What follows belongs to an exercise in optimizing a design on an open flow for small area and a short achievable clock period; a production flow would make more cautious choices. Where RTL was checked, it was by simulation tests only, not by an equivalence proof against the original. Some runs may be left out. An edit can pass the tests and still lose a function that they never use. No functional check of the RTL was part of run 2.

==> design.v <==
module FullyAssociativeCache #(
  parameter CACHE_SIZE = 16,     
  parameter BLOCK_SIZE = 4,      
  parameter ADDR_WIDTH = 8,      
  parameter DATA_WIDTH = 32      
)(
  input wire clk,                       
  input wire rst,                       
  input wire read,                      
  input wire write,                     
  input wire [ADDR_WIDTH-1:0] addr,      
  input wire [DATA_WIDTH-1:0] write_data,  
  output reg [DATA_WIDTH-1:0] read_data,  
  output reg hit,                       
  output reg dirty_evict,                
  output reg [ADDR_WIDTH-1:0] evict_addr  
);
  localparam OFFSET_WIDTH = $clog2(BLOCK_SIZE);  
  localparam TAG_WIDTH = ADDR_WIDTH - OFFSET_WIDTH;  
  localparam LRU_COUNTER_WIDTH = $clog2(CACHE_SIZE);  
  logic [CACHE_SIZE-1:0][TAG_WIDTH-1:0] cache_tag;           
  logic [CACHE_SIZE-1:0] cache_valid;                        
  logic [CACHE_SIZE-1:0] cache_dirty;                        
  logic [CACHE_SIZE-1:0][LRU_COUNTER_WIDTH-1:0] cache_lru;   
  logic [CACHE_SIZE-1:0][DATA_WIDTH-1:0] cache_data;         
  wire [TAG_WIDTH-1:0] current_tag = addr[ADDR_WIDTH-1:OFFSET_WIDTH];  
  wire [OFFSET_WIDTH-1:0] current_offset = addr[OFFSET_WIDTH-1:0];    
  integer i;  
  logic found;                                    
  integer hit_index;                              
  integer lru_index;                              
  logic [LRU_COUNTER_WIDTH-1:0] max_counter;      
  always @(*) begin
    found = 1'b0;
    hit_index = 0;
    for (i = 0; i < CACHE_SIZE; i = i + 1) begin
      if (!found && cache_valid[i] && (cache_tag[i] == current_tag)) begin
        found = 1'b1;
        hit_index = i;
      end
    end
    lru_index = 0;
    max_counter = cache_lru[0];
    for (i = 1; i < CACHE_SIZE; i = i + 1) begin
      if (cache_lru[i] > max_counter) begin
        max_counter = cache_lru[i];
        lru_index = i;  
      end
    end
  end
  always @(posedge clk or posedge rst) begin
    if (rst) begin
      for (i = 0; i < CACHE_SIZE; i = i + 1) begin
        cache_valid[i] <= 1'b0;          
        cache_dirty[i] <= 1'b0;          
        cache_lru[i] <= LRU_COUNTER_WIDTH'(i);  
        cache_tag[i] <= {TAG_WIDTH{1'b0}};  
        cache_data[i] <= {DATA_WIDTH{1'b0}};  
      end
      hit <= 1'b0;           
      read_data <= {DATA_WIDTH{1'b0}};  
      dirty_evict <= 1'b0;   
      evict_addr <= {ADDR_WIDTH{1'b0}};  
    end else begin
      hit <= 1'b0;
      dirty_evict <= 1'b0;
      evict_addr <= {ADDR_WIDTH{1'b0}};
      if (read || write) begin
        if (found) begin
          hit <= 1'b1;
          if (read) begin
            read_data <= cache_data[hit_index];
          end
          for (i = 0; i < CACHE_SIZE; i = i + 1) begin
            if (i == hit_index) begin
              if (write) begin
                cache_data[i] <= write_data;
                cache_dirty[i] <= 1'b1;
              end
              cache_lru[i] <= {LRU_COUNTER_WIDTH{1'b0}};
            end else if (cache_lru[i] < cache_lru[hit_index]) begin
              cache_lru[i] <= cache_lru[i] + 1'b1;
            end
          end
        end else begin
          if (cache_valid[lru_index] && cache_dirty[lru_index]) begin
            dirty_evict <= 1'b1;  
            evict_addr <= {cache_tag[lru_index], current_offset};  
          end
          for (i = 0; i < CACHE_SIZE; i = i + 1) begin
            if (i == lru_index) begin
              cache_valid[i] <= 1'b1;   
              cache_tag[i] <= current_tag;  
              cache_dirty[i] <= write;  
              if (write) begin
                cache_data[i] <= write_data;
              end else begin
                cache_data[i] <= {DATA_WIDTH{1'b0}};  
              end
              cache_lru[i] <= {LRU_COUNTER_WIDTH{1'b0}};
            end else if (cache_lru[i] < max_counter) begin
              cache_lru[i] <= cache_lru[i] + 1'b1;
            end
          end
          if (read) begin
            read_data <= cache_data[lru_index];
          end
        end
      end
    end
  end
endmodule
==> run.sh <==
#!/bin/bash
# synth_recipe.tcl (not shown) runs the flow's synth.tcl, then flattens the netlist and writes it again
# the make line also repeats each setting of config.mk as NAME=value (left out here)
make -C /OpenROAD-flow-scripts/flow DESIGN_CONFIG=/design/flow/config.mk WORK_HOME=/design/flow/orfs CLKGATE_MAP_FILE= SYNTH_SCRIPT=/design/flow/synth_recipe.tcl finish
==> config.mk <==
export PLATFORM = sky130hd
export DESIGN_NAME = FullyAssociativeCache
export DESIGN_NICKNAME = FullyAssociativeCache
export VERILOG_FILES = /design/flow/design.v
export SDC_FILE = /design/flow/constraint.sdc
export NUM_CORES = 8
export LEC_CHECK = 0
export CAP_MARGIN = 20
export CORE_MARGIN = 2
export CORE_UTILIZATION = 40
export SLEW_MARGIN = 20
==> constraint.sdc <==
create_clock -name core_clock -period 28.0 [get_ports {clk}]
set_input_delay 5.6000 -clock core_clock [delete_from_list [all_inputs] [get_ports {clk}]]
set_output_delay 5.6000 -clock core_clock [all_outputs]
set_load 0.01 [all_outputs]
### Wires at chosen ports, followed through buffers, run 1

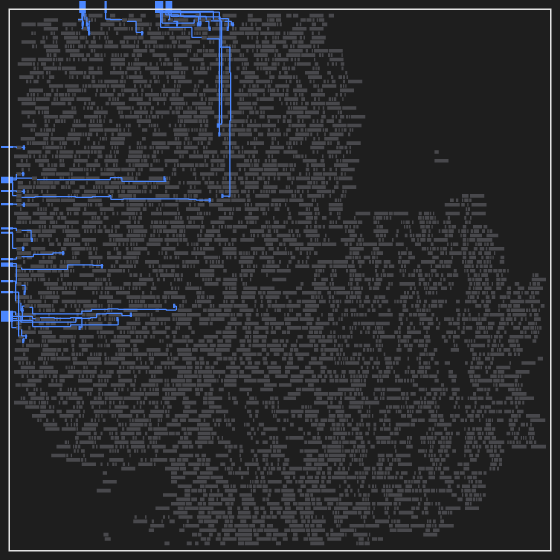
legend:
  write_data:
    color: blue
    bits: 32
    direction: input
    end_cells: 32
    buffers: 32
    wire: 1470 um
I/O pins: 86
number of port buffers: 85

### Metal layers overlaid, run 1

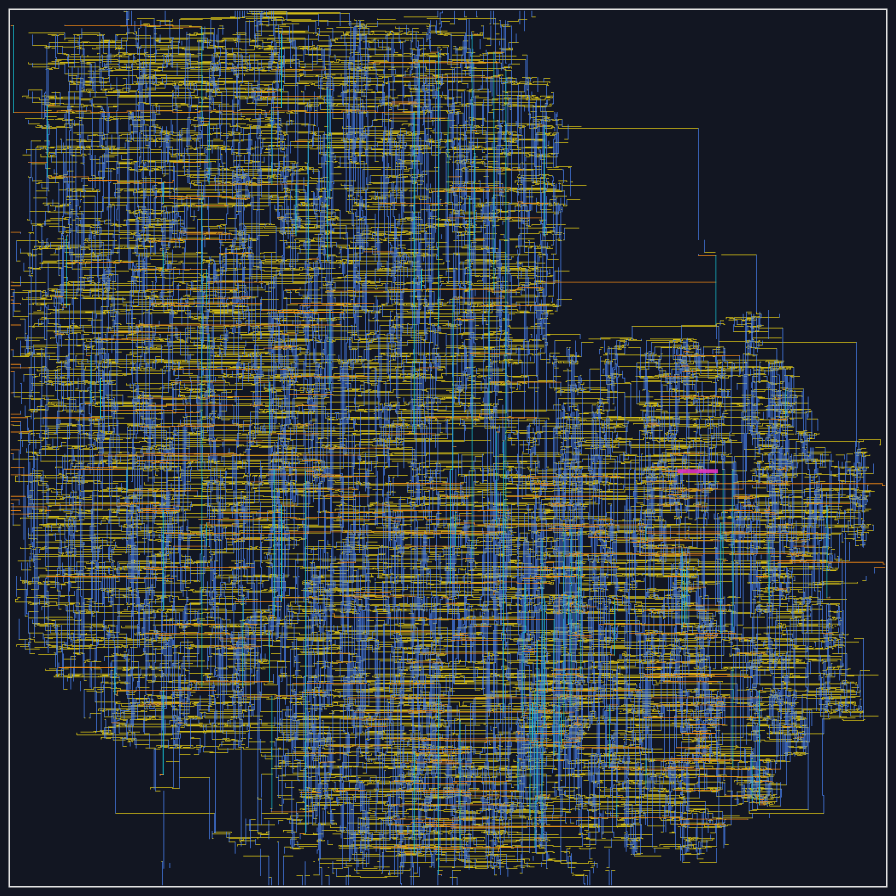
legend:
  metal 2:
    color: blue
    wire_length: 63.4 mm
  metal 4:
    color: cyan
    wire_length: 3560 um
  metal 1:
    color: yellow
    wire_length: 61.5 mm
  metal 5:
    color: magenta
    wire_length: 13.8 um
  metal 3:
    color: orange
    wire_length: 6790 um

==> implementation parameters, run 1 <==
Parameter                              Value

Status
  Status    finished clean

STA
  Hold violation total from the final report    0
  Period utilisation layout    0.952
  Final worst hold slack    between 400 and 500 ps
  Remaining max-slew budget at the tightest pin    0.228
  Slew Limit Fails    0
  Worst Tran Pin Value    1150 ps
  Clk_skew    around 32 ps
  Min Tclk post-route    26660 ps
  Final setup violation count    0
  Maximum frequency from static timing analysis    37.5 MHz

Synthesis
  Adder-cell area share of the yosys netlist    0.0467
  Xor and xnor fraction of the mapped netlist area    0.0217
  Synth Area in Compound Gates    0.194
  Sequential area share after synthesis    0.430
  Post-synth design cell area    between 0.04 and 0.05 mm2
  Post-synth EDFFs    0
  Flip-flop cell with the highest count after synthesis    dfrtp_1
  Number of warnings printed during yosys synthesis    1
  Synthesized net count    4985
  Avg Inst Size Synth    9.10 um2
  Post-synthesis mux area share    0.114
  Simple-gate share of the synthesized area    0.151
  Main combinational cell family by area after synthesis    compound AO/OA/AOI/OAI gates
  Synth cell types    ~110
  Number of standard cells after synthesis    around 4800
  Async set or reset register ratio after synthesis    1.00
  Post-synthesis register bit count    746

Cells and area
  Largest class    multi-input gates
  Non-Filler Cell Area, Final    ~0.049 mm2
  Non-clock inverter total of the final layout    103
  Clock buffer and inverter area fraction after layout    0.0616
  Area of the multi-input gates    0.0234 mm2
  Fin util    0.454
  Flip-flop and latch count    roughly 750
  Antenna fix cells    0
  NonClk Buf Share    0.0384
  Area used by sequential logic in the layout    approximately 0.019 mm2
  Layout Nets    4933
  Area Growth Syn to Fin    13.0%
  Share of layout cells above drive strength 1    0.132
  Number of non-clock buffers in the layout    approximately 210
  Share of the final layout cell area in sequential cells    0.380
  Filler instances    10400

Global route
  Overall global routing resource usage    0.237
  Maximum number of pins on one net before global-route repair    about 130
  Gr ovfl total    0
  Vias in the first global route    34300
  Initial antenna violation count    5

CTS
  Post-CTS Hold Fix Bufs    0
  Sinks on Clock Net    approximately 750
  TritonCTS buffer count    88
  TritonCTS clock tree    built
  Buffers from clock root to sink, at most    3
  Clock input transition at the sequential cells of the worst setup and hold paths    60 ps
  Clock latency on the worst-skew pair    680 ps
  Clock H-tree levels    3
  Cell at the root of the clock tree    clkbuf_16

Placement
  Area post-placement    0.0457 mm2
  Half-perimeter wire length after detailed placement    86300 um
  Global placer's final weighted congestion    0.921

Detailed routing
  Routed via count    35800
  Post-DR wirelength/cell    21.8 um
  Detailed Route WL    135000 um
  Post-route antenna net violation count    0
  Remaining DRCs    0
  Avg Vias per Cell    5.76
  Iteration-0 DRC count of the detailed router    2922

Flow run
  Number of max-cap violations    0

Floorplanning
  Die Span X    334 um
  Die Ht    334 um
  Die area    0.112 mm2
  Starting density of the core    0.402
  Row count    between 100 and 150
  Inserted tap cell count    1414

Setup path
  Kind of critical path    flop to flop
  Nature of the critical path endpoint    flop
  Arrival time at the worst endpoint    about 27000 ps
  Max stage delay cell, worst path    fa_2
  Maximum fanout along the worst path    10
  Slowest stage delay, CP    690 ps
  Kind of start point of the critical path    flop
  Required time of the critical path    28560 ps

Worst hold path
  Path class of the lowest-slack min-delay path    flop to flop
### Signal routing as the flow saved it, run 1

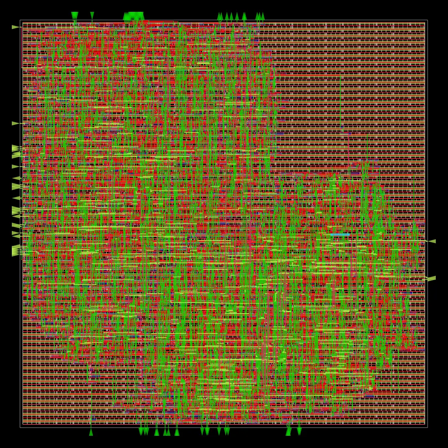
detailed-routed wire length on met3: 6790 um
met2 wirelength from detailed routing: 63400 um
wl on met1: 61500 um
highest routing layer actually used: met5

-- run 1: state kept, by name, summed over array words and instances (netlist names), 8 cells and up --
name,count
cache_data,512
cache_dirty,16
cache_tag,96
read_data,32
cache_lru,64
cache_valid,16
evict_addr,8
-- run 1: layout by cell type (no fill, tap or decap), drive strengths merged, types with 39 or more instances in the layout --
| master | Yosys | final |
|---|---|---|
| o21ai | 728 | 728 |
| nand2 | 959 | 959 |
| o31ai | 61 | 61 |
| a22oi | 40 | 40 |
| clkdlybuf4s50 | 0 | 84 |
| xnor2 | 56 | 56 |
| and3 | 84 | 84 |
| mux2 | 133 | 133 |
| dfrtp | 714 | 714 |
| nor2 | 160 | 160 |
| mux4 | 54 | 54 |
| nand3 | 61 | 62 |
| mux2i | 222 | 222 |
| o221ai | 39 | 39 |
| clkbuf | 290 | 119 |
| buf | 66 | 128 |
| o22ai | 40 | 40 |
| inv | 102 | 107 |
| ha | 155 | 155 |
| a21oi | 216 | 216 |
| xor2 | 52 | 52 |
-- run 1: worst paths after layout --
path | from | endpoint | slack [ps] | depth (start not counted)
max in group asynchronous | rst | cache_data[292]$_DFFE_PP0P_ | 19410 | 5
hold reg to reg | cache_data[410]$_DFFE_PP0P_ | cache_data[410]$_DFFE_PP0P_ | 470 | 2
min in group asynchronous | rst | cache_data[386]$_DFFE_PP0P_ | 5530 | 2
setup reg to reg | cache_lru[4]$_DFFE_PP1P_ | evict_addr[2]$_DFF_PP0_ | 1340 | 121
hold / removal | cache_data[410]$_DFFE_PP0P_ | cache_data[410]$_DFFE_PP0P_ | 470 | 2
setup / recovery | cache_lru[4]$_DFFE_PP1P_ | evict_addr[2]$_DFF_PP0_ | 1340 | 121
-- run 1: layer usage --
metal | wire length [um] | part of all wire | vias up | track usage
met3 | 6790 | 0.050 | 209 | 0.0297
met1 | 61500 | 0.45 | 17800 | 0.332
met2 | 63400 | 0.47 | 892 | 0.383
met4 | 3560 | 0.026 | 2 | 0.0739
li1 | - | - | 16900 | -
met5 | 13 | 0.000096 | - | 0
-- run 1: stage by stage --
stage / setup slack (ps) / cells / TNS [ps]
floorplan: 1520 / 4785 / 0
global placement: -96.5 / 6032 / -96.5
detailed placement: -357 / 6032 / -3700
CTS: 6.85 / 6191 / 0
global route: -232 / 6215 / -12290
finish: 1340 / 6215 / 0
-- run 1: kinds of logic (layout without fill, tap and decap cells) --
| kind of cell | Yosys count | in the layout |
|---|---|---|
| AOI/OAI and AO/OA | 1399 | 1399 |
| xor gates and xnor gates | 108 | 108 |
| adders and majority gates | 163 | 163 |
| buffers and inverters | 459 | 473 |
| DFF | 746 | 746 |
| muxes | 409 | 409 |
| and+or+nand+nor | 1501 | 1503 |
-- run 1: repair_timing --
item	4_1_cts	5_1_grt
gates resized for setup	3	57
buffers inserted	1	22
endpoints found under the hold margin	0	0
pin swaps	1	13
cloned	0	2
endpoints found under the setup margin	137	745
-- run 1: critical path, delay by kind of cell (launching register included) --
kind,cells,cell delay (ps)
mux,17,4860
compound gates,35,7350
fa+ha+maj,23,7170
flops,1,600
buf+inv,10,950
simple gates,36,5510
-- run 1: Yosys cell counts (13+ instances only) --
cell type,number,area (um2)
a211oi_1,21,158
a21o_1,18,135
a21oi_1,215,1080
a22oi_1,40,300
a31oi_1,24,150
and2_1,23,144
and3_1,83,519
buf_1,18,67.6
buf_2,32,160
clkbuf_1,290,1090
dfrtp_1,714,17900
dfstp_2,32,841
ha_1,155,1940
inv_1,100,375
mux2_2,126,1420
mux2i_1,220,2200
mux4_2,54,1220
nand2_1,959,3600
nand2b_1,35,219
nand3_1,61,305
nand4_1,27,169
nor2_1,159,597
nor2b_1,24,150
nor3_1,34,170
nor4_1,20,125
o211ai_1,29,218
o21a_1,31,233
o21ai_0,713,3570
o21ai_1,13,65.1
o21bai_1,35,263
o221ai_1,39,342
o22ai_1,40,250
o31ai_1,59,443
or2_2,18,113
or4_1,15,113
xnor2_1,56,490
xor2_1,52,455
### Where the registers sit, run 1

Bar = 100 um. Other sequential cells in the stronger gray, the rest of the logic in the fainter gray.
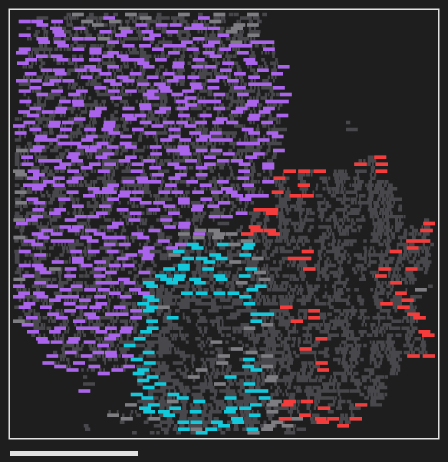

## Run 2: what changed since run 1
==> design.v (replaced) <==
module FullyAssociativeCache #(
  parameter CACHE_SIZE = 16,
  parameter BLOCK_SIZE = 4,
  parameter ADDR_WIDTH = 8,
  parameter DATA_WIDTH = 32
)(
  input wire clk,
  input wire rst,
  input wire read,
  input wire write,
  input wire [ADDR_WIDTH-1:0] addr,
  input wire [DATA_WIDTH-1:0] write_data,
  output reg [DATA_WIDTH-1:0] read_data,
  output reg hit,
  output reg dirty_evict,
  output reg [ADDR_WIDTH-1:0] evict_addr
);
  localparam OFFSET_WIDTH = $clog2(BLOCK_SIZE);
  localparam TAG_WIDTH = ADDR_WIDTH - OFFSET_WIDTH;
  localparam N = CACHE_SIZE;
  reg [TAG_WIDTH-1:0]  line_tag   [0:N-1];
  reg [DATA_WIDTH-1:0] line_data  [0:N-1];
  reg [N-1:0]          line_dirty;
  reg [N-1:0]          line_valid;
  wire [TAG_WIDTH-1:0] current_tag = addr[ADDR_WIDTH-1:OFFSET_WIDTH];
  wire req = read | write;
  reg [N-1:0] match;
  reg [N-1:0] shift;
  reg found;
  reg [DATA_WIDTH-1:0] hit_data;
  reg hit_dirty;
  integer k;
  always @(*) begin
    for (k = 0; k < N; k = k + 1)
      match[k] = line_valid[k] && (line_tag[k] == current_tag);
    found = |match;
    shift[0] = 1'b0;
    for (k = 1; k < N; k = k + 1)
      shift[k] = shift[k-1] | match[k-1];
    shift = ~shift;
    hit_data = {DATA_WIDTH{1'b0}};
    hit_dirty = 1'b0;
    for (k = 0; k < N; k = k + 1) begin
      hit_data = hit_data | ({DATA_WIDTH{match[k]}} & line_data[k]);
      hit_dirty = hit_dirty | (match[k] & line_dirty[k]);
    end
  end
  reg [N-1:0] load;
  always @(*) begin
    load[0] = req;
    for (k = 1; k < N; k = k + 1)
      load[k] = req & shift[k];
  end
  always @(posedge clk) begin
    if (load[0]) begin
      line_tag[0]   <= current_tag;
      line_data[0]  <= write ? write_data : hit_data;
      line_dirty[0] <= write | hit_dirty;
    end
    for (k = 1; k < N; k = k + 1) begin
      if (load[k]) begin
        line_tag[k]   <= line_tag[k-1];
        line_data[k]  <= line_data[k-1];
        line_dirty[k] <= line_dirty[k-1];
      end
    end
  end
  always @(posedge clk or posedge rst) begin
    if (rst) begin
      line_valid <= {N{1'b0}};
    end else if (req && !found) begin
      line_valid <= {line_valid[N-2:0], 1'b1};
    end
  end
  always @(posedge clk or posedge rst) begin
    if (rst) begin
      hit <= 1'b0;
      dirty_evict <= 1'b0;
    end else begin
      hit <= req & found;
      dirty_evict <= req & ~found & line_valid[N-1] & line_dirty[N-1];
    end
  end
  always @(posedge clk) begin
    read_data  <= found ? hit_data
                        : ({DATA_WIDTH{line_valid[N-1]}} & line_data[N-1]);
    evict_addr <= {line_tag[N-1], addr[OFFSET_WIDTH-1:0]};
  end
endmodule
### Where the registers sit, run 2

Bar = 100 um. Other sequential cells in the stronger gray, the rest of the logic in the fainter gray.
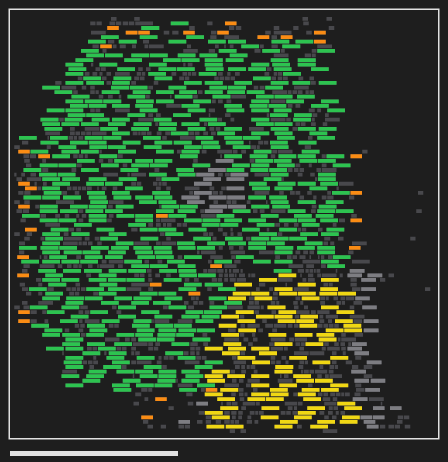
legend:
  line_data:
    color: green
    sequential_cells: 512
  read_data:
    color: orange
    sequential_cells: 32
    where: all over the die
  line_tag:
    color: yellow
    sequential_cells: 96
not colored: 42

==> run 2 against run 1 <==
Against the previous run:
- cell count fell by 63%
- count of clock-buffer cells in the layout fell by 32
- utilization rose by 2.2 points
- area after synthesis fell by 43%
- maximum frequency rose to 2.7 times the previous value
- critical path depth fell by 110
- non-clock buffer count fell by 83
- sequential cell count fell by 64
- setup slack improved by 17000 ps
- sequential share of layout area rose by 30 points
==> implementation parameters, run 2 <==
Parameter                              Value

Floorplanning
  I/O pins    86
  Die Ht    roughly 250 um
  Starting density of the core    0.405
  Die area    0.0646 mm2
  Die Span X    254 um
  Placeable core area    between 0.06 and 0.07 mm2
  Row count    91

Synthesis
  Simple-gate share of the synthesized area    0.0285
  Synth cell types    32
  Xor and xnor fraction of the mapped netlist area    0.0336
  Number of standard cells after synthesis    roughly 1300
  Post-synth design cell area    0.0250 mm2
  Adder-cell area share of the yosys netlist    0
  Ranking of synthesized cells by instance count    edfxtp_1 (624), a221oi_1 (131), a22o_1 (131)
  Most frequent cell after synthesis    edfxtp_1
  Main combinational cell family by area after synthesis    compound AO/OA/AOI/OAI gates
  Flip-flop cell with the highest count after synthesis    edfxtp_1
  Top cells by area in the synthesized netlist    edfxtp_1 (75%), a221oi_1 (4.6%), a22o_1 (4.6%), dfxtp_1 (3.2%), dfrtp_1 (1.8%)
  Synth Area in Compound Gates    0.102
  Library cell occupying the most area in the post-synthesis netlist    edfxtp_1
  Sequential area share after synthesis    0.799
  Post-synth EDFFs    624
  Async set or reset register ratio after synthesis    0.0264
  Post-synthesis register bit count    682
  Number of warnings printed during yosys synthesis    3
  Synthesized net count    1332
  Post-synthesis mux area share    0.0224
  Avg Inst Size Synth    19.4 um2
  Area share of the largest cell type after synthesis    0.749

Setup path
  Nature of the critical path endpoint    flop
  Cell count of the worst reg-to-reg path    10
  Kind of critical path    input port to flop
  FF-to-FF Start    line_tag[0][1]$_DFFE_PN_
  Max stage delay cell, worst path    nor3_2
  Worst path bufs/invs    6
  Sequence of cells on the critical path    clkdlybuf4s50_1 > buf_4 > xor2_1 > nor4_4 > buf_4 > or3_1 > inv_2 > buf_4 > nand3b_1 > nor3_2 > buf_4
  Gate family responsible for the most delay along the worst path    buffers and inverters
  Slowest stage delay, CP    about 770 ps
  Required time of the critical path    28220 ps
  Flop2flop setup slack    23390 ps
  Kind of start point of the critical path    input port
  FF-to-FF End    line_data[9][2]$_DFFE_PP_
  Arrival time at the worst endpoint    10200 ps
  Most numerous cell on the critical path    buf_4
  Maximum fanout along the worst path    41

STA
  Worst Tran Pin Value    981 ps
  Final setup violation count    0
  Remaining max-slew budget at the tightest pin    0.344
  Min Tclk post-route    9980 ps
  Slew Limit Fails    0
  Setup repair after global routing missed its margin    false
  Period utilisation layout    0.356
  Maximum frequency from static timing analysis    about 100 MHz
  Sum of negative setup slack    0 ps
  Hold violation total from the final report    0

Cells and area
  Commonest cells after routing, fill and taps aside    edfxtp_1 (624), a22o_1 (131), a221oi_1 (131)
  Largest Register    line_data
  Layout Nets    1465
  Fin util    0.476
  Biggest registers after layout    line_data (512), line_tag (96), read_data (32)
  Share of layout cells above drive strength 1    0.161
  Antenna fix cells    0
  Area Growth Syn to Fin    17.6%
  Filler instances    5125
  Leading cell type in the layout, fill and taps excluded    edfxtp_1
  Largest register FFs    512

Detailed routing
  Post-DR wirelength/cell    around 30 um
  First drt pass iteration count    5
  Post-route antenna net violation count    0
  Remaining DRCs    0
  Iteration-0 DRC count of the detailed router    1757
  Routed via count    13900
  Detailed Route WL    69200 um
  Avg Vias per Cell    6.00

CTS
  Number of buffers inserted to repair setup after CTS    0
  TritonCTS buffer count    70
  Clock H-tree levels    3
  Cell at the root of the clock tree    clkbuf_16
  TritonCTS clock tree    built
  Sinks on Clock Net    around 700
  Post-CTS Hold Fix Bufs    0
  CTS resizes    0
  Clock input transition at the sequential cells of the worst setup and hold paths    60 ps
  Buffers from clock root to sink, at most    3

Flow run
  Number of max-cap violations    0

Global route
  Overall global routing resource usage    0.214
  First-pass GRT wire length    99000 um
  Maximum number of pins on one net before global-route repair    42
  Initial antenna violation count    2
  Gr ovfl total    0
  Vias in the first global route    14100

Worst hold path
  Hold Crit Endpoint    line_data[6][30]$_DFFE_PP_
  Startpoint of the lowest-slack hold path    line_data[5][30]$_DFFE_PP_
  Number of cells traversed by the worst hold path    0
  Path class of the lowest-slack min-delay path    flop to flop

Placement
  Half-perimeter wire length after detailed placement    36600 um
  Number of port buffers    85
  Global placer's final weighted congestion    0.798

Status
  Status    finished clean
### Clock wires, drivers and flops, run 2

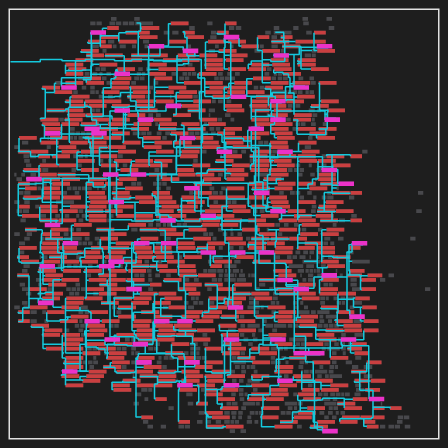
legend:
  clock drivers:
    color: magenta
    count: 70
  clock wires:
    color: cyan
    length: 8000 um
  flip-flops:
    color: red
    count: 682
routed clock nets: 71
clock latency on the worst-skew pair: 600 ps
clk_skew: 22.8 ps

==> run 2: cell types whose count changed after synthesis, sizes merged, moves of 96 or more <==
cell	change
nand2	-959
o21ai	-728
dfrtp	-696
edfxtp	+624
clkbuf	-239
mux2i	-222
a21oi	-216
ha	-155
nor2	-152
a221oi	+128
a22o	+122
inv	-96
==> run 2: layout make-up <==
class | instances | area [um2] | share of cell area
clock buffers | 87 | 1930 | 0.0656
clock inverters | 39 | 384 | 0.0131
inverters | 6 | 22.5 | 0.000765
multi-input cells | 532 | 4880 | 0.166
flip-flops and latches | 682 | 20000 | 0.679
well taps | 837 | 1050 | 0.0356
repair buffers | 129 | 1180 | 0.0400
==> run 2: metrics by stage <==
step / instances / cell area (um2) / hold WS, ps / setup WS (ps)
CTS: 2312 / 29400 / 437 / 18030
finish: 2312 / 29400 / 440 / 18020
detailed placement: 2186 / 27100 / 433 / 17390
floorplan: 1288 / 25000 / 367 / 15300
global placement: 2184 / 27100 / 429 / 17510
global route: 2312 / 29400 / 442 / 17800
==> run 2: worst max path at each step <==
stage	slack [ps]	startpoint	to	cells past startpoint
3_3_place_gp	17510	addr[2]	line_data[13][1]$_DFFE_PP_	11
4_1_cts	18030	addr[2]	line_data[9][2]$_DFFE_PP_	11
5_1_grt	17800	addr[3]	line_data[9][2]$_DFFE_PP_	11
3_5_place_dp	17390	addr[2]	line_data[9][2]$_DFFE_PP_	11
6_report	18020	addr[2]	line_data[9][2]$_DFFE_PP_	11
2_1_floorplan	15300	addr[6]	line_data[6][0]$_DFFE_PP_	7
==> run 2: layer usage <==
metal	routed length, um	vias to the layer above	global-route usage
met2	32100	974	0.336
li1	-	5662	-
met3	7340	117	0.0414
met4	1730	0	0.0697
met1	28000	7128	0.303
met5	0	-	0
==> run 2: cell families after synthesis <==
kind of cell	after synthesis
AND/OR/NAND/NOR	93
multiplexers	47
XOR/XNOR	96
flip-flops	682
AO/OA/AOI/OAI	296
buffers and inverters	74
## Run 3: what changed since run 2
--- a/design.v
+++ b/design.v
@@ -45,23 +45,17 @@
       hit_dirty = hit_dirty | (match[k] & line_dirty[k]);
     end
   end
-  reg [N-1:0] load;
-  always @(*) begin
-    load[0] = req;
-    for (k = 1; k < N; k = k + 1)
-      load[k] = req & shift[k];
-  end
   always @(posedge clk) begin
-    if (load[0]) begin
+    if (req) begin
       line_tag[0]   <= current_tag;
       line_data[0]  <= write ? write_data : hit_data;
       line_dirty[0] <= write | hit_dirty;
-    end
-    for (k = 1; k < N; k = k + 1) begin
-      if (load[k]) begin
-        line_tag[k]   <= line_tag[k-1];
-        line_data[k]  <= line_data[k-1];
-        line_dirty[k] <= line_dirty[k-1];
+      for (k = 1; k < N; k = k + 1) begin
+        if (shift[k]) begin
+          line_tag[k]   <= line_tag[k-1];
+          line_data[k]  <= line_data[k-1];
+          line_dirty[k] <= line_dirty[k-1];
+        end
       end
     end
   end
==> run 3 against run 2 <==
Against the previous run:
- still clean
- first-iteration DRC count is 0.11% lower
- count of clock-buffer cells in the layout is 5 higher
- sequential share of layout area up 0.084 points
- cell area shrank 0.12%
- die area grew 0.96%
- non-clock buffer count unchanged
- setup slack lost 130 ps
==> implementation parameters, run 3 <==
Parameter                              Value

Detailed routing
  Avg Vias per Cell    5.95
  Remaining DRCs    0
  First drt pass iteration count    5
  Iteration-0 DRC count of the detailed router    between 1500 and 2000

Synthesis
  Async set or reset register ratio after synthesis    0.0264
  Top cells by area in the synthesized netlist    edfxtp_1 (74%), a221oi_1 (4.5%), a22o_1 (4.5%), dfxtp_1 (3.2%), dfrtp_1 (1.8%)
  Post-synth EDFFs    624
  Number of warnings printed during yosys synthesis    3
  Flip-flop cell with the highest count after synthesis    edfxtp_1
  Avg Inst Size Synth    19.6 um2
  Most frequent cell after synthesis    edfxtp_1
  Ranking of synthesized cells by instance count    edfxtp_1 (624), a221oi_1 (131), a22o_1 (131)

Global route
  Gr ovfl total    0
  Initial antenna violation count    0
  First-pass GRT wire length    97500 um

STA
  Slew Limit Fails    0
  Sum of negative setup slack    0 ps

Cells and area
  Non-Filler Cell Area, Final    0.0294 mm2
  Filler instances    5218
  Share of layout cells above drive strength 1    0.158
  Leading cell type in the layout, fill and taps excluded    edfxtp_1
  Antenna fix cells    0
  Layout Nets    1467
  Biggest registers after layout    line_data (512), line_tag (96), read_data (32)
  Area Growth Syn to Fin    16.3%
  Largest register FFs    a little over 500

CTS
  Clock H-tree levels    3
  Sinks on Clock Net    682
  Clock latency on the worst-skew pair    590 ps
  TritonCTS buffer count    71
  Clock input transition at the sequential cells of the worst setup and hold paths    about 60 ps

Floorplanning
  Die Span X    255 um
  Row count    92
  Placeable core area    roughly 0.063 mm2
  Die Ht    255 um
  Die area    0.0652 mm2

Placement
  Area post-placement    0.0272 mm2
  Count of placed standard cells including taps    2196

Setup path
  Kind of start point of the critical path    input port
  Sequence of cells on the critical path    buf_2 > buf_4 > nor2_1 > inv_2 > buf_4 > nand2b_1 > inv_2 > buf_4 > and3_2 > buf_4 > nor2b_4 > buf_4
  Most numerous cell on the critical path    buf_4

Status
  Status    finished clean

Flow run
  Number of max-cap violations    0
-- run 3: layout make-up --
cell class	instances	area (um2)	share of cell area
multi-input combinational	533	4940	0.168
clock inverter	31	283	0.00962
timing repair buffer	129	1180	0.0400
tap	846	1060	0.0360
inverter	6	22.5	0.000766
clock buffer	92	1930	0.0656
sequential	682	20000	0.680
-- run 3: cells by family after synthesis --
group / count (synthesis) / share of synthesized area
flops: 682 / 0.791
compound gates: 296 / 0.101
xor+xnor: 96 / 0.0342
simple gates: 94 / 0.0343
buf+inv: 74 / 0.0172
mux: 47 / 0.0221
-- run 3: worst reg2reg max path, stage by stage, from the launching register on --
cell      delay (ps)
edfxtp_1         420
xor2_1           270
nor4_4            70
buf_4            350
nand2b_1         370
inv_2            110
buf_4            640
and3_2           290
buf_4            580
nor2b_4          660
buf_4            480
-- run 3: through the flow --
step	utilization	setup slack (ps)
2_1_floorplan	-	15890
3_3_place_gp	0.433	17410
3_5_place_dp	0.433	17290
4_1_cts	0.469	17900
5_1_grt	0.469	17650
6_report	0.469	17900
-- run 3: path summary, 6_finish.rpt --
check / to / startpoint / depth (start not counted) / slack [ps]
min reg2reg: evict_addr[5]$_DFF_P_ / line_tag[15][3]$_DFFE_PP_ / 0 / 420
max reg2reg: line_tag[9][3]$_DFFE_PP_ / line_tag[0][5]$_DFFE_PN_ / 10 / 23400
min: evict_addr[5]$_DFF_P_ / line_tag[15][3]$_DFFE_PP_ / 0 / 420
max: line_tag[9][3]$_DFFE_PP_ / write / 12 / 17900
max in group asynchronous: line_valid[14]$_DFFE_PP0P_ / rst / 2 / 22150
min in group asynchronous: hit$_DFF_PP0_ / rst / 2 / 5410
-- run 3: metal layers --
metal	share of wire	global-route usage
met1	0.41	0.278
met2	0.46	0.322
met3	0.10	0.0440
met4	0.031	0.0770
met5	0	0
### Wires at chosen ports, followed through buffers, run 3

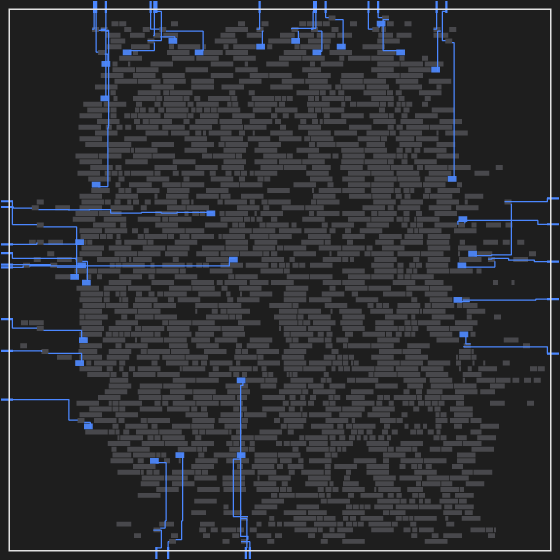
legend:
  write_data:
    color: blue
    bits: 32
    direction: input
    end_cells: 32
    buffers: 32
    wire: 1510 um

### Metal layers overlaid, run 3

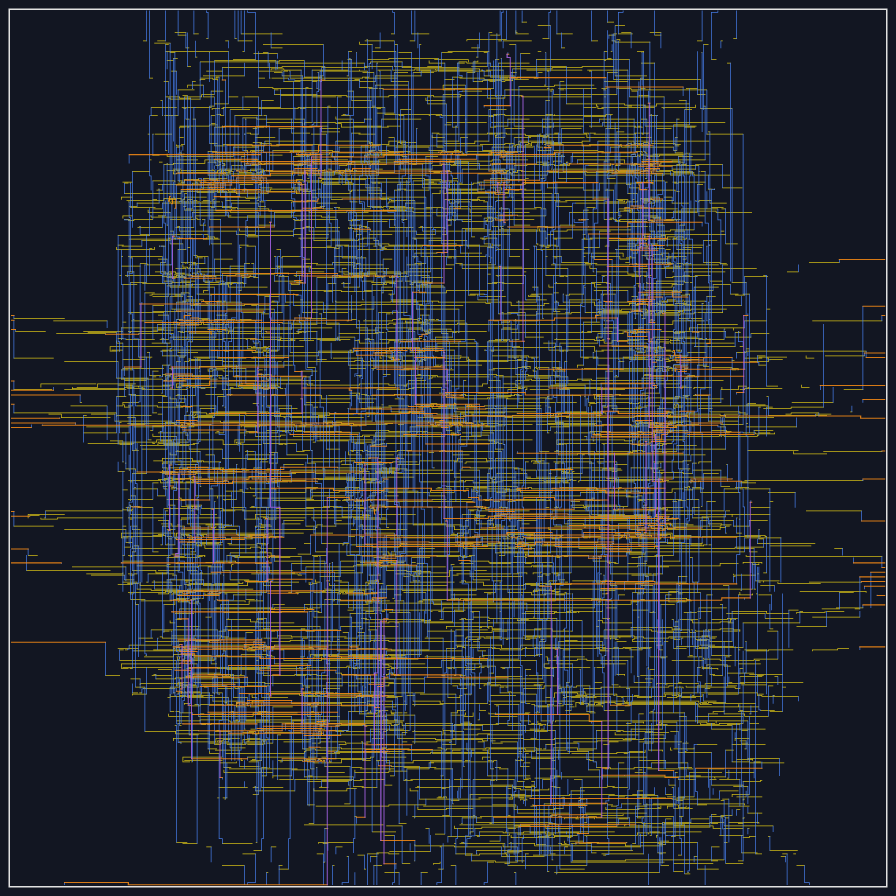
legend:
  metal 2:
    color: blue
    wire_length: 31.4 mm
  metal 4:
    color: purple
    wire_length: 2090 um
  metal 3:
    color: orange
    wire_length: 6730 um
  metal 1:
    color: yellow
    wire_length: 27.4 mm
routed via count: 13800
overall global routing resource usage: 0.204
Detailed Route WL: 67600 um
post-DR wirelength/cell: 29.2 um

### Critical path on the layout, run 3

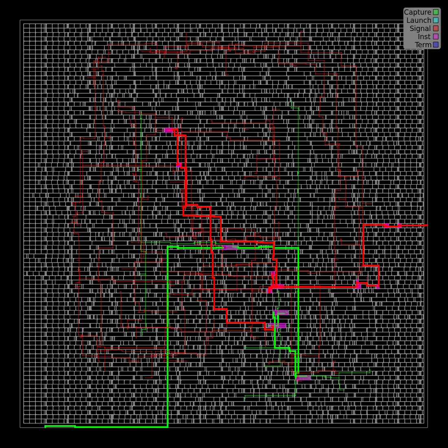

## Run 4: what changed since run 3
==> design.v (replaced) <==
module FullyAssociativeCache #(
  parameter CACHE_SIZE = 16,
  parameter BLOCK_SIZE = 4,
  parameter ADDR_WIDTH = 8,
  parameter DATA_WIDTH = 32
)(
  input wire clk,
  input wire rst,
  input wire read,
  input wire write,
  input wire [ADDR_WIDTH-1:0] addr,
  input wire [DATA_WIDTH-1:0] write_data,
  output reg [DATA_WIDTH-1:0] read_data,
  output reg hit,
  output reg dirty_evict,
  output reg [ADDR_WIDTH-1:0] evict_addr
);
  localparam OFFSET_WIDTH = $clog2(BLOCK_SIZE);
  localparam TAG_WIDTH = ADDR_WIDTH - OFFSET_WIDTH;
  localparam N = CACHE_SIZE;
  localparam CW = $clog2(CACHE_SIZE) + 1;
  reg [TAG_WIDTH-1:0]  line_tag   [0:N-1];
  reg [DATA_WIDTH-1:0] line_data  [0:N-1];
  reg [N-1:0]          line_dirty;
  reg [CW-1:0]         line_count;    
  wire [TAG_WIDTH-1:0] current_tag = addr[ADDR_WIDTH-1:OFFSET_WIDTH];
  wire req = read | write;
  wire full = line_count[CW-1];
  reg [N-1:0] valid;
  reg [N-1:0] match;      
  reg [N-1:0] sel;        
  wire [N-1:0] load;      
  reg [DATA_WIDTH-1:0] front_data;    
  reg [DATA_WIDTH-1:0] hit_data;
  reg hit_dirty;
  integer k;
  always @(*) begin
    for (k = 0; k < N; k = k + 1) begin
      valid[k] = line_count > k;
      match[k] = req && valid[k] && (line_tag[k] == current_tag);
    end
    sel = match;
    sel[0] = match[0] | ~req;
    front_data = {DATA_WIDTH{1'b0}};
    hit_dirty = 1'b0;
    for (k = 0; k < N - 1; k = k + 1)
      front_data = front_data | ({DATA_WIDTH{sel[k]}} & line_data[k]);
    for (k = 0; k < N; k = k + 1)
      hit_dirty = hit_dirty | (sel[k] & line_dirty[k]);
    hit_data = front_data | ({DATA_WIDTH{match[N-1]}} & line_data[N-1]);
  end
  assign load[0] = 1'b0;
  genvar g;
  generate
    for (g = 1; g < N; g = g + 1) begin : gen_load
      assign load[g] = ~|sel[g-1:0];
    end
  endgenerate
  always @(posedge clk) begin
    if (req)
      line_tag[0] <= current_tag;
    line_data[0]  <= write ? write_data : hit_data;
    line_dirty[0] <= write | hit_dirty;
    for (k = 1; k < N; k = k + 1) begin
      if (load[k]) begin
        line_tag[k]   <= line_tag[k-1];
        line_data[k]  <= line_data[k-1];
        line_dirty[k] <= line_dirty[k-1];
      end
    end
  end
  always @(posedge clk or posedge rst) begin
    if (rst)
      line_count <= {CW{1'b0}};
    else if (req && !(|match) && !full)
      line_count <= line_count + 1'b1;
  end
  always @(posedge clk or posedge rst) begin
    if (rst) begin
      hit <= 1'b0;
      dirty_evict <= 1'b0;
    end else begin
      hit <= |match;
      dirty_evict <= load[N-1] & ~match[N-1] & full & line_dirty[N-1];
    end
  end
  always @(posedge clk) begin
    read_data  <= front_data | ({DATA_WIDTH{load[N-1] & full}} & line_data[N-1]);
    evict_addr <= {line_tag[N-1], addr[OFFSET_WIDTH-1:0]};
  end
endmodule
==> flow/run.sh (new file) <==
#!/bin/bash
# The standard layout (standard.sh, unchanged synthesis), with:
#  - repair_timing asked for extra setup slack, so that it shortens the
#    critical paths (clock period and SDC are unchanged);
#  - port buffers of a fixed small cell (buf_2) rather than the delay cell
#    buffer_ports would otherwise pick;
#  - a clock tree built from clkbuf_16 with larger sink clusters and no dummy
#    loads.
# make's output goes to standard.log; ORFS keeps each step's log in orfs/logs.
set -euo pipefail
CTS="-sink_clustering_enable -repair_clock_nets -sink_clustering_size 30 -sink_clustering_max_diameter 60 -buf_list sky130_fd_sc_hd__clkbuf_16 -dont_use_dummy_load"
bash standard.sh SETUP_SLACK_MARGIN=20.5 "CTS_ARGS=$CTS" \
  "BUFFER_PORTS_ARGS=-buffer_cell sky130_fd_sc_hd__buf_2" finish > standard.log 2>&1
==> standard.sh (new file) <==
#!/bin/bash
# synth_recipe.tcl (not shown) runs the flow's synth.tcl, then flattens the netlist and writes it again
# the make line also repeats each setting of config.mk as NAME=value (left out here)
make -C /OpenROAD-flow-scripts/flow DESIGN_CONFIG=/design/flow/config.mk WORK_HOME=/design/flow/orfs CLKGATE_MAP_FILE= SYNTH_SCRIPT=/design/flow/synth_recipe.tcl "${@:-finish}"
--- a/config.mk
+++ b/config.mk
@@ -7,5 +7,6 @@
 export LEC_CHECK = 0
 export CAP_MARGIN = 20
 export CORE_MARGIN = 2
-export CORE_UTILIZATION = 40
+export CORE_UTILIZATION = 60
 export SLEW_MARGIN = 20
+export TNS_END_PERCENT = 0
removed: run.sh
### Critical path on the layout, run 4

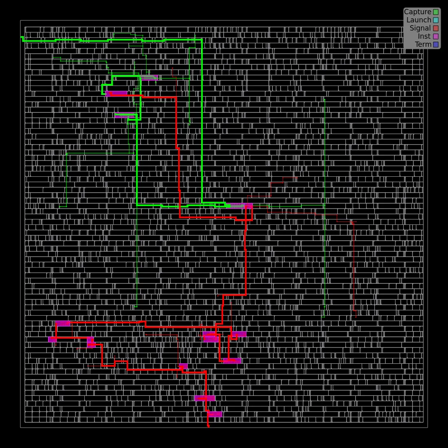
min Tclk post-route: 7630 ps
Final Worst Setup Slack: 20370 ps
Final Non-Filler Cells: 2058

==> run 4 against run 3 <==
Against the previous run:
- register-to-register slack improved by 1200 ps
- die area fell by 34%
- highest routed layer unchanged
- routed wire length grew 0.34%
- still clean on timing, DRC and antenna
- non-clock buffer count is 21 higher
- hold slack worse by 9.8 ps
- count of clock-buffer cells in the layout down 54
- cell count is 11% lower
==> implementation parameters, run 4 <==
Parameter                              Value

Placement
  Number of port buffers    85
  Half-perimeter wire length after detailed placement    34500 um
  Global placer's final weighted congestion    0.827

Detailed routing
  First drt pass iteration count    6
  Detailed Route WL    67900 um
  Highest routing layer actually used    met4
  Avg Vias per Cell    6.97
  Met2 wirelength from detailed routing    a little over 30000 um
  Routed via count    approximately 14000
  Iteration-0 DRC count of the detailed router    around 2200
  Detailed-routed wire length on met3    ~7600 um
  Wl on met1    27200 um
  Remaining DRCs    0
  Post-route antenna net violation count    0

Floorplanning
  Row count    74
  Die Span X    ~210 um
  I/O pins    86
  Placeable core area    0.0408 mm2
  Die area    0.0430 mm2
  Starting density of the core    0.608

Synthesis
  Post-synth EDFFs    591
  Async set or reset register ratio after synthesis    0.0104
  Post-synthesis register bit count    671
  Area share of the largest cell type after synthesis    0.715
  Adder-cell area share of the yosys netlist    0.00252
  Xor and xnor fraction of the mapped netlist area    0.0349
  Avg Inst Size Synth    17.4 um2
  Sequential area share after synthesis    0.781
  Library cell occupying the most area in the post-synthesis netlist    edfxtp_1
  Post-synth design cell area    between 0.02 and 0.025 mm2
  Post-synthesis mux area share    0.000454
  Most frequent cell after synthesis    edfxtp_1
  Ranking of synthesized cells by instance count    edfxtp_1 (591), a22oi_1 (142), dfxtp_1 (73)
  Simple-gate share of the synthesized area    0.0454
  Number of standard cells after synthesis    1423
  Number of warnings printed during yosys synthesis    3
  Synth Area in Compound Gates    0.110
  Top cells by area in the synthesized netlist    edfxtp_1 (72%), dfxtp_1 (5.9%), a22oi_1 (4.3%), xor2_1 (2.2%), a222oi_1 (1.9%)
  Main combinational cell family by area after synthesis    compound AO/OA/AOI/OAI gates

Setup path
  Nature of the critical path endpoint    flop
  Kind of start point of the critical path    input port
  Kind of critical path    input port to flop
  Required time of the critical path    28270 ps

STA
  Slew Limit Fails    0
  Worst Tran Pin Value    1070 ps
  Remaining max-slew budget at the tightest pin    0.289
  Final setup violation count    0
  Hold violation total from the final report    0
  Setup repair after global routing missed its margin    true
  Maximum frequency from static timing analysis    between 100 and 150 MHz

Cells and area
  Antenna fix cells    0
  Largest register FFs    512
  Largest Register    line_data
  Commonest cells after routing, fill and taps aside    edfxtp_1 (591), a22oi_1 (142), buf_2 (78)
  Biggest registers after layout    line_data (512), line_tag (96), read_data (32)
  Share of layout cells above drive strength 1    0.157
  Area Growth Syn to Fin    10.9%
  Fin util    0.674
  Layout Nets    1577

CTS
  TritonCTS buffer count    38
  Buffers from clock root to sink, at most    3
  Sinks on Clock Net    671
  Cell at the root of the clock tree    clkbuf_16
  Post-CTS Hold Fix Bufs    0
  TritonCTS clock tree    built

Global route
  Gr ovfl total    0
  First-pass GRT wire length    93900 um
  Vias in the first global route    14000
  Initial antenna violation count    0
  Maximum number of pins on one net before global-route repair    68
  Overall global routing resource usage    0.299

Status
  Status    finished clean

Flow run
  Number of max-cap violations    0
### Metal layers overlaid, run 4

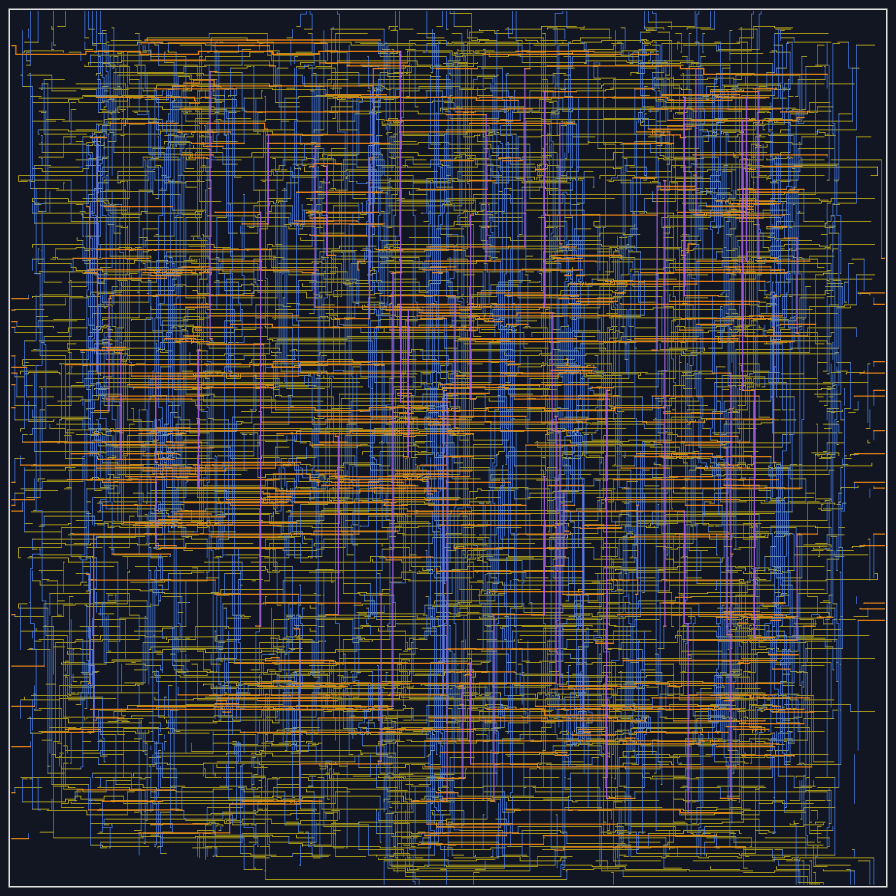
legend:
  metal 3:
    color: orange
    wire_length: 7570 um
  metal 2:
    color: blue
    wire_length: 30.6 mm
  metal 4:
    color: purple
    wire_length: 2530 um
  metal 1:
    color: yellow
    wire_length: 27.2 mm

## run 4: cell types whose count changed after synthesis, sizes merged, moves of 30 or more
cell    delta
nand4     -30
a222oi    +47
inv       +37
and3      +39
edfxtp    -33
nand2     +42
a22oi    +142
mux2      -46
dfxtp     +33
a22o     -118
a221oi   -118
## run 4: critical path, cell delays in order
cell and delay [ps]:
buf_12 100, buf_16 120, nor2_4 230, buf_6 140, a21oi_2 40, and4_4 210, buf_12 130, nor4_4 410
nand4b_4 270, nor3_4 260, buf_12 170, buf_6 180
## run 4: layout make-up
| cell class | instances | area [um2] | area share |
|---|---|---|---|
| Clock buffer | 38 | 951 | 0.0346 |
| Multi-Input combinational cell | 623 | 4990 | 0.181 |
| Tap cell | 532 | 666 | 0.0242 |
| Timing Repair Buffer | 150 | 1340 | 0.0488 |
| Sequential cell | 671 | 19400 | 0.705 |
| Inverter | 44 | 183 | 0.00664 |
## run 4: path summary, 6_finish.rpt
| path | cells after the start | endpoint | slack (ps) | startpoint |
|---|---|---|---|---|
| worst max-delay path | 12 | line_data[14][21]$_DFFE_PN_ | 20370 | write |
| worst max register to register | 6 | line_data[0][6]$_DFF_P_ | 24580 | line_count[4]$_DFFE_PP0P_ |
| max in group asynchronous | 2 | line_count[4]$_DFFE_PP0P_ | 22800 | rst |
| worst min-delay path | 0 | line_dirty[1]$_DFFE_PP_ | 410 | line_dirty[0]$_DFF_P_ |
| worst min register to register | 0 | line_dirty[1]$_DFFE_PP_ | 410 | line_dirty[0]$_DFF_P_ |
| min in group asynchronous | 2 | dirty_evict$_DFF_PP0_ | 4970 | rst |
## run 4: cell families after synthesis
logic type / count (synthesis)
buffers and inverters: 129
adders and majority gates: 5
muxes: 1
DFF: 671
AOI/OAI and AO/OA: 335
and+or+nand+nor: 183
xor gates and xnor gates: 99
## run 4: metrics by stage
step / area [um2] / instances / setup slack (ps) / hold WS, ps
global placement: 25800 / 1985 / 18460 / 415
CTS: 26900 / 2029 / 19990 / 413
floorplan: 24900 / 1423 / 17900 / 367
finish: 27500 / 2058 / 20370 / 412
global route: 27500 / 2058 / 20300 / 420
detailed placement: 25800 / 1985 / 18360 / 418
## run 4: layer usage
metal,up-vias,track usage
met1,7332,0.445
met5,-,0
met2,975,0.459
met4,0,0.0805
li1,5898,-
met3,141,0.0573
## run 4: what timing repair did
action / in CTS / in global routing
pin swaps: 5 / 11
cloned: 0 / 10
setup buffers: 6 / 19
endpoints found under the setup margin: 647 / 631
gates resized for setup: 35 / 71
## Run 5: what changed since run 4
==> flow/run.sh (replaced) <==
#!/bin/bash
# The standard layout (standard.sh, unchanged synthesis), with:
#  - repair_timing asked for extra setup slack, so that it shortens the
#    critical paths (clock period and SDC are unchanged);
#  - port buffers of a fixed small cell (buf_2) rather than the delay cell
#    buffer_ports would otherwise pick;
#  - a clock tree built from clkbuf_8 with larger sink clusters and no dummy
#    loads.
# make's output goes to standard.log; ORFS keeps each step's log in orfs/logs.
set -euo pipefail
CTS="-sink_clustering_enable -repair_clock_nets -sink_clustering_size 18 -sink_clustering_max_diameter 45 -buf_list sky130_fd_sc_hd__clkbuf_8 -dont_use_dummy_load"
bash standard.sh SETUP_SLACK_MARGIN=20.5 "CTS_ARGS=$CTS" \
  "BUFFER_PORTS_ARGS=-buffer_cell sky130_fd_sc_hd__buf_2" finish > standard.log 2>&1
==> run 5 against run 4 <==
Against the previous run:
- still clean
- via count rose by 0.31%
- maximum frequency rose by 1.3%
- clock skew rose by 28 ps
- hold slack improved by 3.6 ps
- sequential share of layout area rose by 0.33 points
==> implementation parameters, run 5 <==
Parameter                              Value

Cells and area
  Leading cell type in the layout, fill and taps excluded    edfxtp_1
  Biggest registers after layout    line_data (512), line_tag (96), read_data (32)
  Share of layout cells above drive strength 1    0.171
  Area Growth Syn to Fin    10.4%
  Layout Nets    1605
  Largest register FFs    just over 500
  Antenna fix cells    0
  Filler instances    approximately 2800
  Largest Register    line_data
  Commonest cells after routing, fill and taps aside    edfxtp_1 (591), a22oi_1 (142), buf_2 (78)

CTS
  Clock latency on the worst-skew pair    710 ps
  Buffers from clock root to sink, at most    3
  TritonCTS clock tree    built
  Post-CTS Hold Fix Bufs    0
  TritonCTS buffer count    58
  Cell at the root of the clock tree    clkbuf_8
  Clock H-tree levels    2
  Clock input transition at the sequential cells of the worst setup and hold paths    around 110 ps
  Sinks on Clock Net    671

Setup path
  First element of the critical path    addr[7]
  Kind of critical path    input port to flop
  Maximum fanout along the worst path    34
  Nature of the critical path endpoint    flop
  Required time of the critical path    28420 ps
  Arrival time at the worst endpoint    between 7000 and 8000 ps
  Kind of start point of the critical path    input port
  FF-to-FF Start    line_count[4]$_DFFE_PP0P_

Detailed routing
  Avg Vias per Cell    6.90
  Routed via count    14400
  Post-DR wirelength/cell    between 30 and 40 um
  Post-route antenna net violation count    0
  Detailed Route WL    between 60000 and 70000 um
  Remaining DRCs    0
  First drt pass iteration count    6
  Iteration-0 DRC count of the detailed router    2024

Synthesis
  Avg Inst Size Synth    17.4 um2
  Most frequent cell after synthesis    edfxtp_1
  Synth Area in Compound Gates    0.110
  Ranking of synthesized cells by instance count    edfxtp_1 (591), a22oi_1 (142), dfxtp_1 (73)
  Number of warnings printed during yosys synthesis    3
  Area share of the largest cell type after synthesis    0.715
  Synthesized net count    1472
  Sequential area share after synthesis    0.781
  Top cells by area in the synthesized netlist    edfxtp_1 (72%), dfxtp_1 (5.9%), a22oi_1 (4.3%), xor2_1 (2.2%), a222oi_1 (1.9%)
  Post-synth EDFFs    591
  Number of standard cells after synthesis    1423
  Async set or reset register ratio after synthesis    0.0104
  Post-synth design cell area    0.0248 mm2
  Post-synthesis register bit count    671
  Flip-flop cell with the highest count after synthesis    edfxtp_1
  Synth cell types    57
  Main combinational cell family by area after synthesis    compound AO/OA/AOI/OAI gates
  Post-synthesis mux area share    0.000454
  Adder-cell area share of the yosys netlist    0.00252
  Simple-gate share of the synthesized area    0.0454
  Xor and xnor fraction of the mapped netlist area    0.0349
  Library cell occupying the most area in the post-synthesis netlist    edfxtp_1

Floorplanning
  Placeable core area    0.0408 mm2
  Die Ht    207 um
  Row count    74
  I/O pins    86
  Die Span X    207 um
  Die area    roughly 0.043 mm2
  Starting density of the core    0.608

Flow run
  Number of max-cap violations    0

Worst hold path
  Path class of the lowest-slack min-delay path    flop to flop
  Startpoint of the lowest-slack hold path    line_data[4][2]$_DFFE_PN_

STA
  Maximum frequency from static timing analysis    133 MHz
  Hold violation total from the final report    0
  Setup repair after global routing missed its margin    true
  Remaining max-slew budget at the tightest pin    0.287
  Final setup violation count    0
  Min Tclk post-route    7530 ps
  Clk_skew    between 70 and 80 ps
  Period utilisation layout    0.269
  Worst Tran Pin Value    about 1100 ps
  Slew Limit Fails    0

Global route
  Maximum number of pins on one net before global-route repair    68
  First-pass GRT wire length    94300 um
  Vias in the first global route    between 10000 and 15000
  Initial antenna violation count    0
  Gr ovfl total    0

Placement
  Number of port buffers    85
  Count of placed standard cells including taps    1985
  Half-perimeter wire length after detailed placement    34500 um
  Global placer's final weighted congestion    approximately 0.83

Status
  Status    finished clean
-- run 5: cells by family after synthesis --
| group | Yosys count |
|---|---|
| flip-flops | 671 |
| multiplexers | 1 |
| buffers and inverters | 129 |
| AND/OR/NAND/NOR | 183 |
| AO/OA/AOI/OAI | 335 |
| XOR/XNOR | 99 |
| adder cells (fa/ha/maj) | 5 |
-- run 5: critical path, cell delays in order --
cell	delay, ps
buf_4	220
xor2_1	190
or4_4	550
a211oi_4	170
buf_6	440
nor4_4	130
nand4b_4	210
nor3_4	70
buf_6	180
clkbuf_16	160
-- run 5: timing repair --
item / CTS / global route
hold endpoints to repair: 0 / 0
endpoints found under the setup margin: 647 / 574
cloned: 0 / 11
pin swaps: 5 / 10
setup buffers: 6 / 26
gates resized for setup: 33 / 66
-- run 5: stage by stage --
step	hold WS (ps)	setup WS [ps]	instance area (um2)	utilization
4_1_cts	410	20110	26800	0.655
3_5_place_dp	418	18360	25800	0.632
3_3_place_gp	415	18460	25800	0.632
2_1_floorplan	367	17900	24900	-
5_1_grt	422	20410	27400	0.671
6_report	415	20470	27400	0.671
-- run 5: worst paths after layout --
path	end	slack (ps)	cells after the start
hold reg to reg	line_data[5][2]$_DFFE_PN_	420	0
max in group asynchronous	line_count[1]$_DFFE_PP0P_	22860	2
setup reg to reg	line_data[0][6]$_DFF_P_	24670	6
setup / recovery	line_tag[14][2]$_DFFE_PN_	20470	10
hold / removal	line_data[5][2]$_DFFE_PN_	420	0
min in group asynchronous	line_count[3]$_DFFE_PP0P_	4870	2
-- run 5: routing by layer --
metal  share of wire  vias up  track usage  routed length, um
met5               0        -            0                  0
met4           0.029        0       0.0850               1990
met3            0.12      138       0.0626               8110
met2            0.45     1021        0.454              31200
met1            0.40     7281        0.450              27300
li1                -     5950            -                  -
-- run 5: cell type report --
| cell class | count | area (um2) | share of cell area |
|---|---|---|---|
| Multi-Input combinational cell | 623 | 4980 | 0.182 |
| Timing Repair Buffer | 158 | 1370 | 0.0500 |
| Tap cell | 532 | 666 | 0.0243 |
| Sequential cell | 671 | 19400 | 0.708 |
| Clock buffer | 58 | 798 | 0.0291 |
| Inverter | 44 | 185 | 0.00676 |
### Signal routing as the flow saved it, run 5

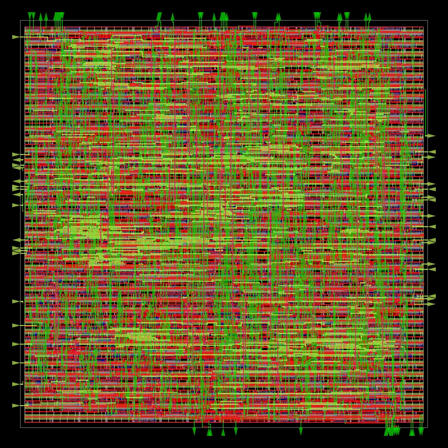
wl on met1: 27300 um
overall global routing resource usage: 0.300

### Critical path on the layout, run 5

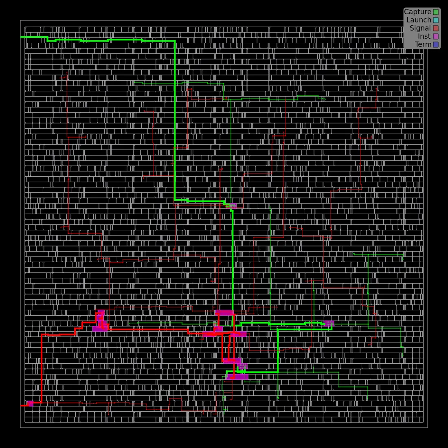
Final Worst Setup Slack: 20470 ps
Final Non-Filler Cells: 2086
fin util: 0.671
sum of negative setup slack: 0 ps


## Gallery

Where the registers sit.
(a)
Bar = 50 um. Other sequential cells in the stronger gray, the rest of the logic in the fainter gray.
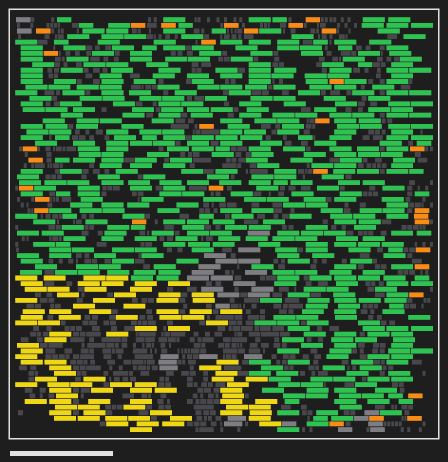
(b)
Bar = 100 um. Other sequential cells in the stronger gray, the rest of the logic in the fainter gray.
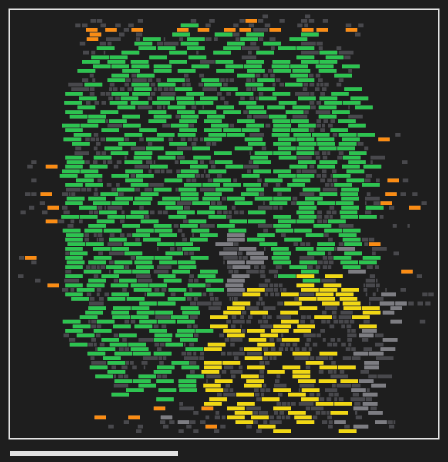
(a) -> run 5
(b) -> run 3

Key to (a):
legend:
  read_data:
    color: orange
    sequential_cells: 32
    where: all over the die
  line_data:
    color: green
    sequential_cells: 512
    where: all over the die
  line_tag:
    color: yellow
    sequential_cells: 96
not colored: 31


## Gallery

Clock wires, drivers and flops.
Plate I
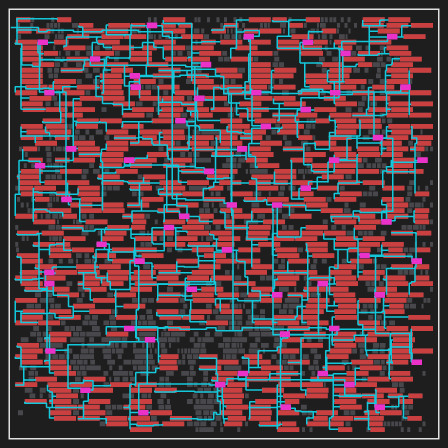
Plate II
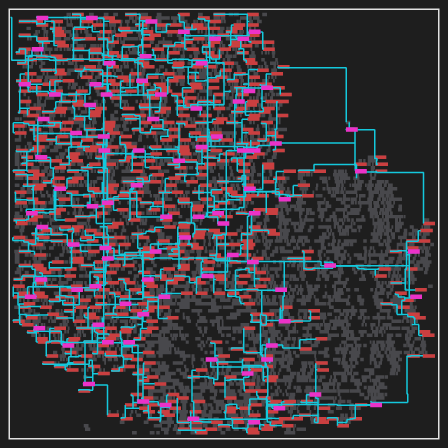
Plate III
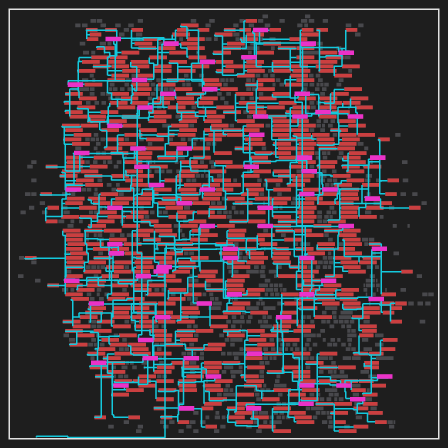
Plate II: run 1
Plate I: run 5
Plate III: run 3

-- separate check: timing with driven ports --
The results above use ideal ports. As a check the final layouts listed here were re-extracted and re-timed, cells and wires unchanged. Step 1 sets driving cells, clkbuf_16 on the clock port and buf_2 on the other inputs (assumed; they add their load-dependent delay and slew). Step 2, shift: input delay + t, output delay - t, t = (earliest + latest rising clock arrival at the registers) / 2. This alone moves slack from input paths to output paths. Three values: no drivers, after step 1, after step 2; two values: the first two.
run | t (ns) | setup slack, ns | latest minus earliest clock arrival (ns)
run 1 | 0.741 | 1.340 / 1.340 / 1.340 | 0.034 / 0.034
run 2 | 0.649 | 18.021 / 18.059 / 17.409 | 0.023 / 0.023
run 3 | 0.637 | 17.896 / 17.922 / 17.286 | 0.022 / 0.021
run 4 | 0.627 | 20.373 / 20.382 / 19.755 | 0.052 / 0.052
run 5 | 0.731 | 20.467 / 20.481 / 19.750 | 0.074 / 0.074
After both steps setup and hold are still met in every run listed. The setup slack of run 5, which loses most, moves by +0.014 ns with the drivers and by -0.717 ns with both steps.
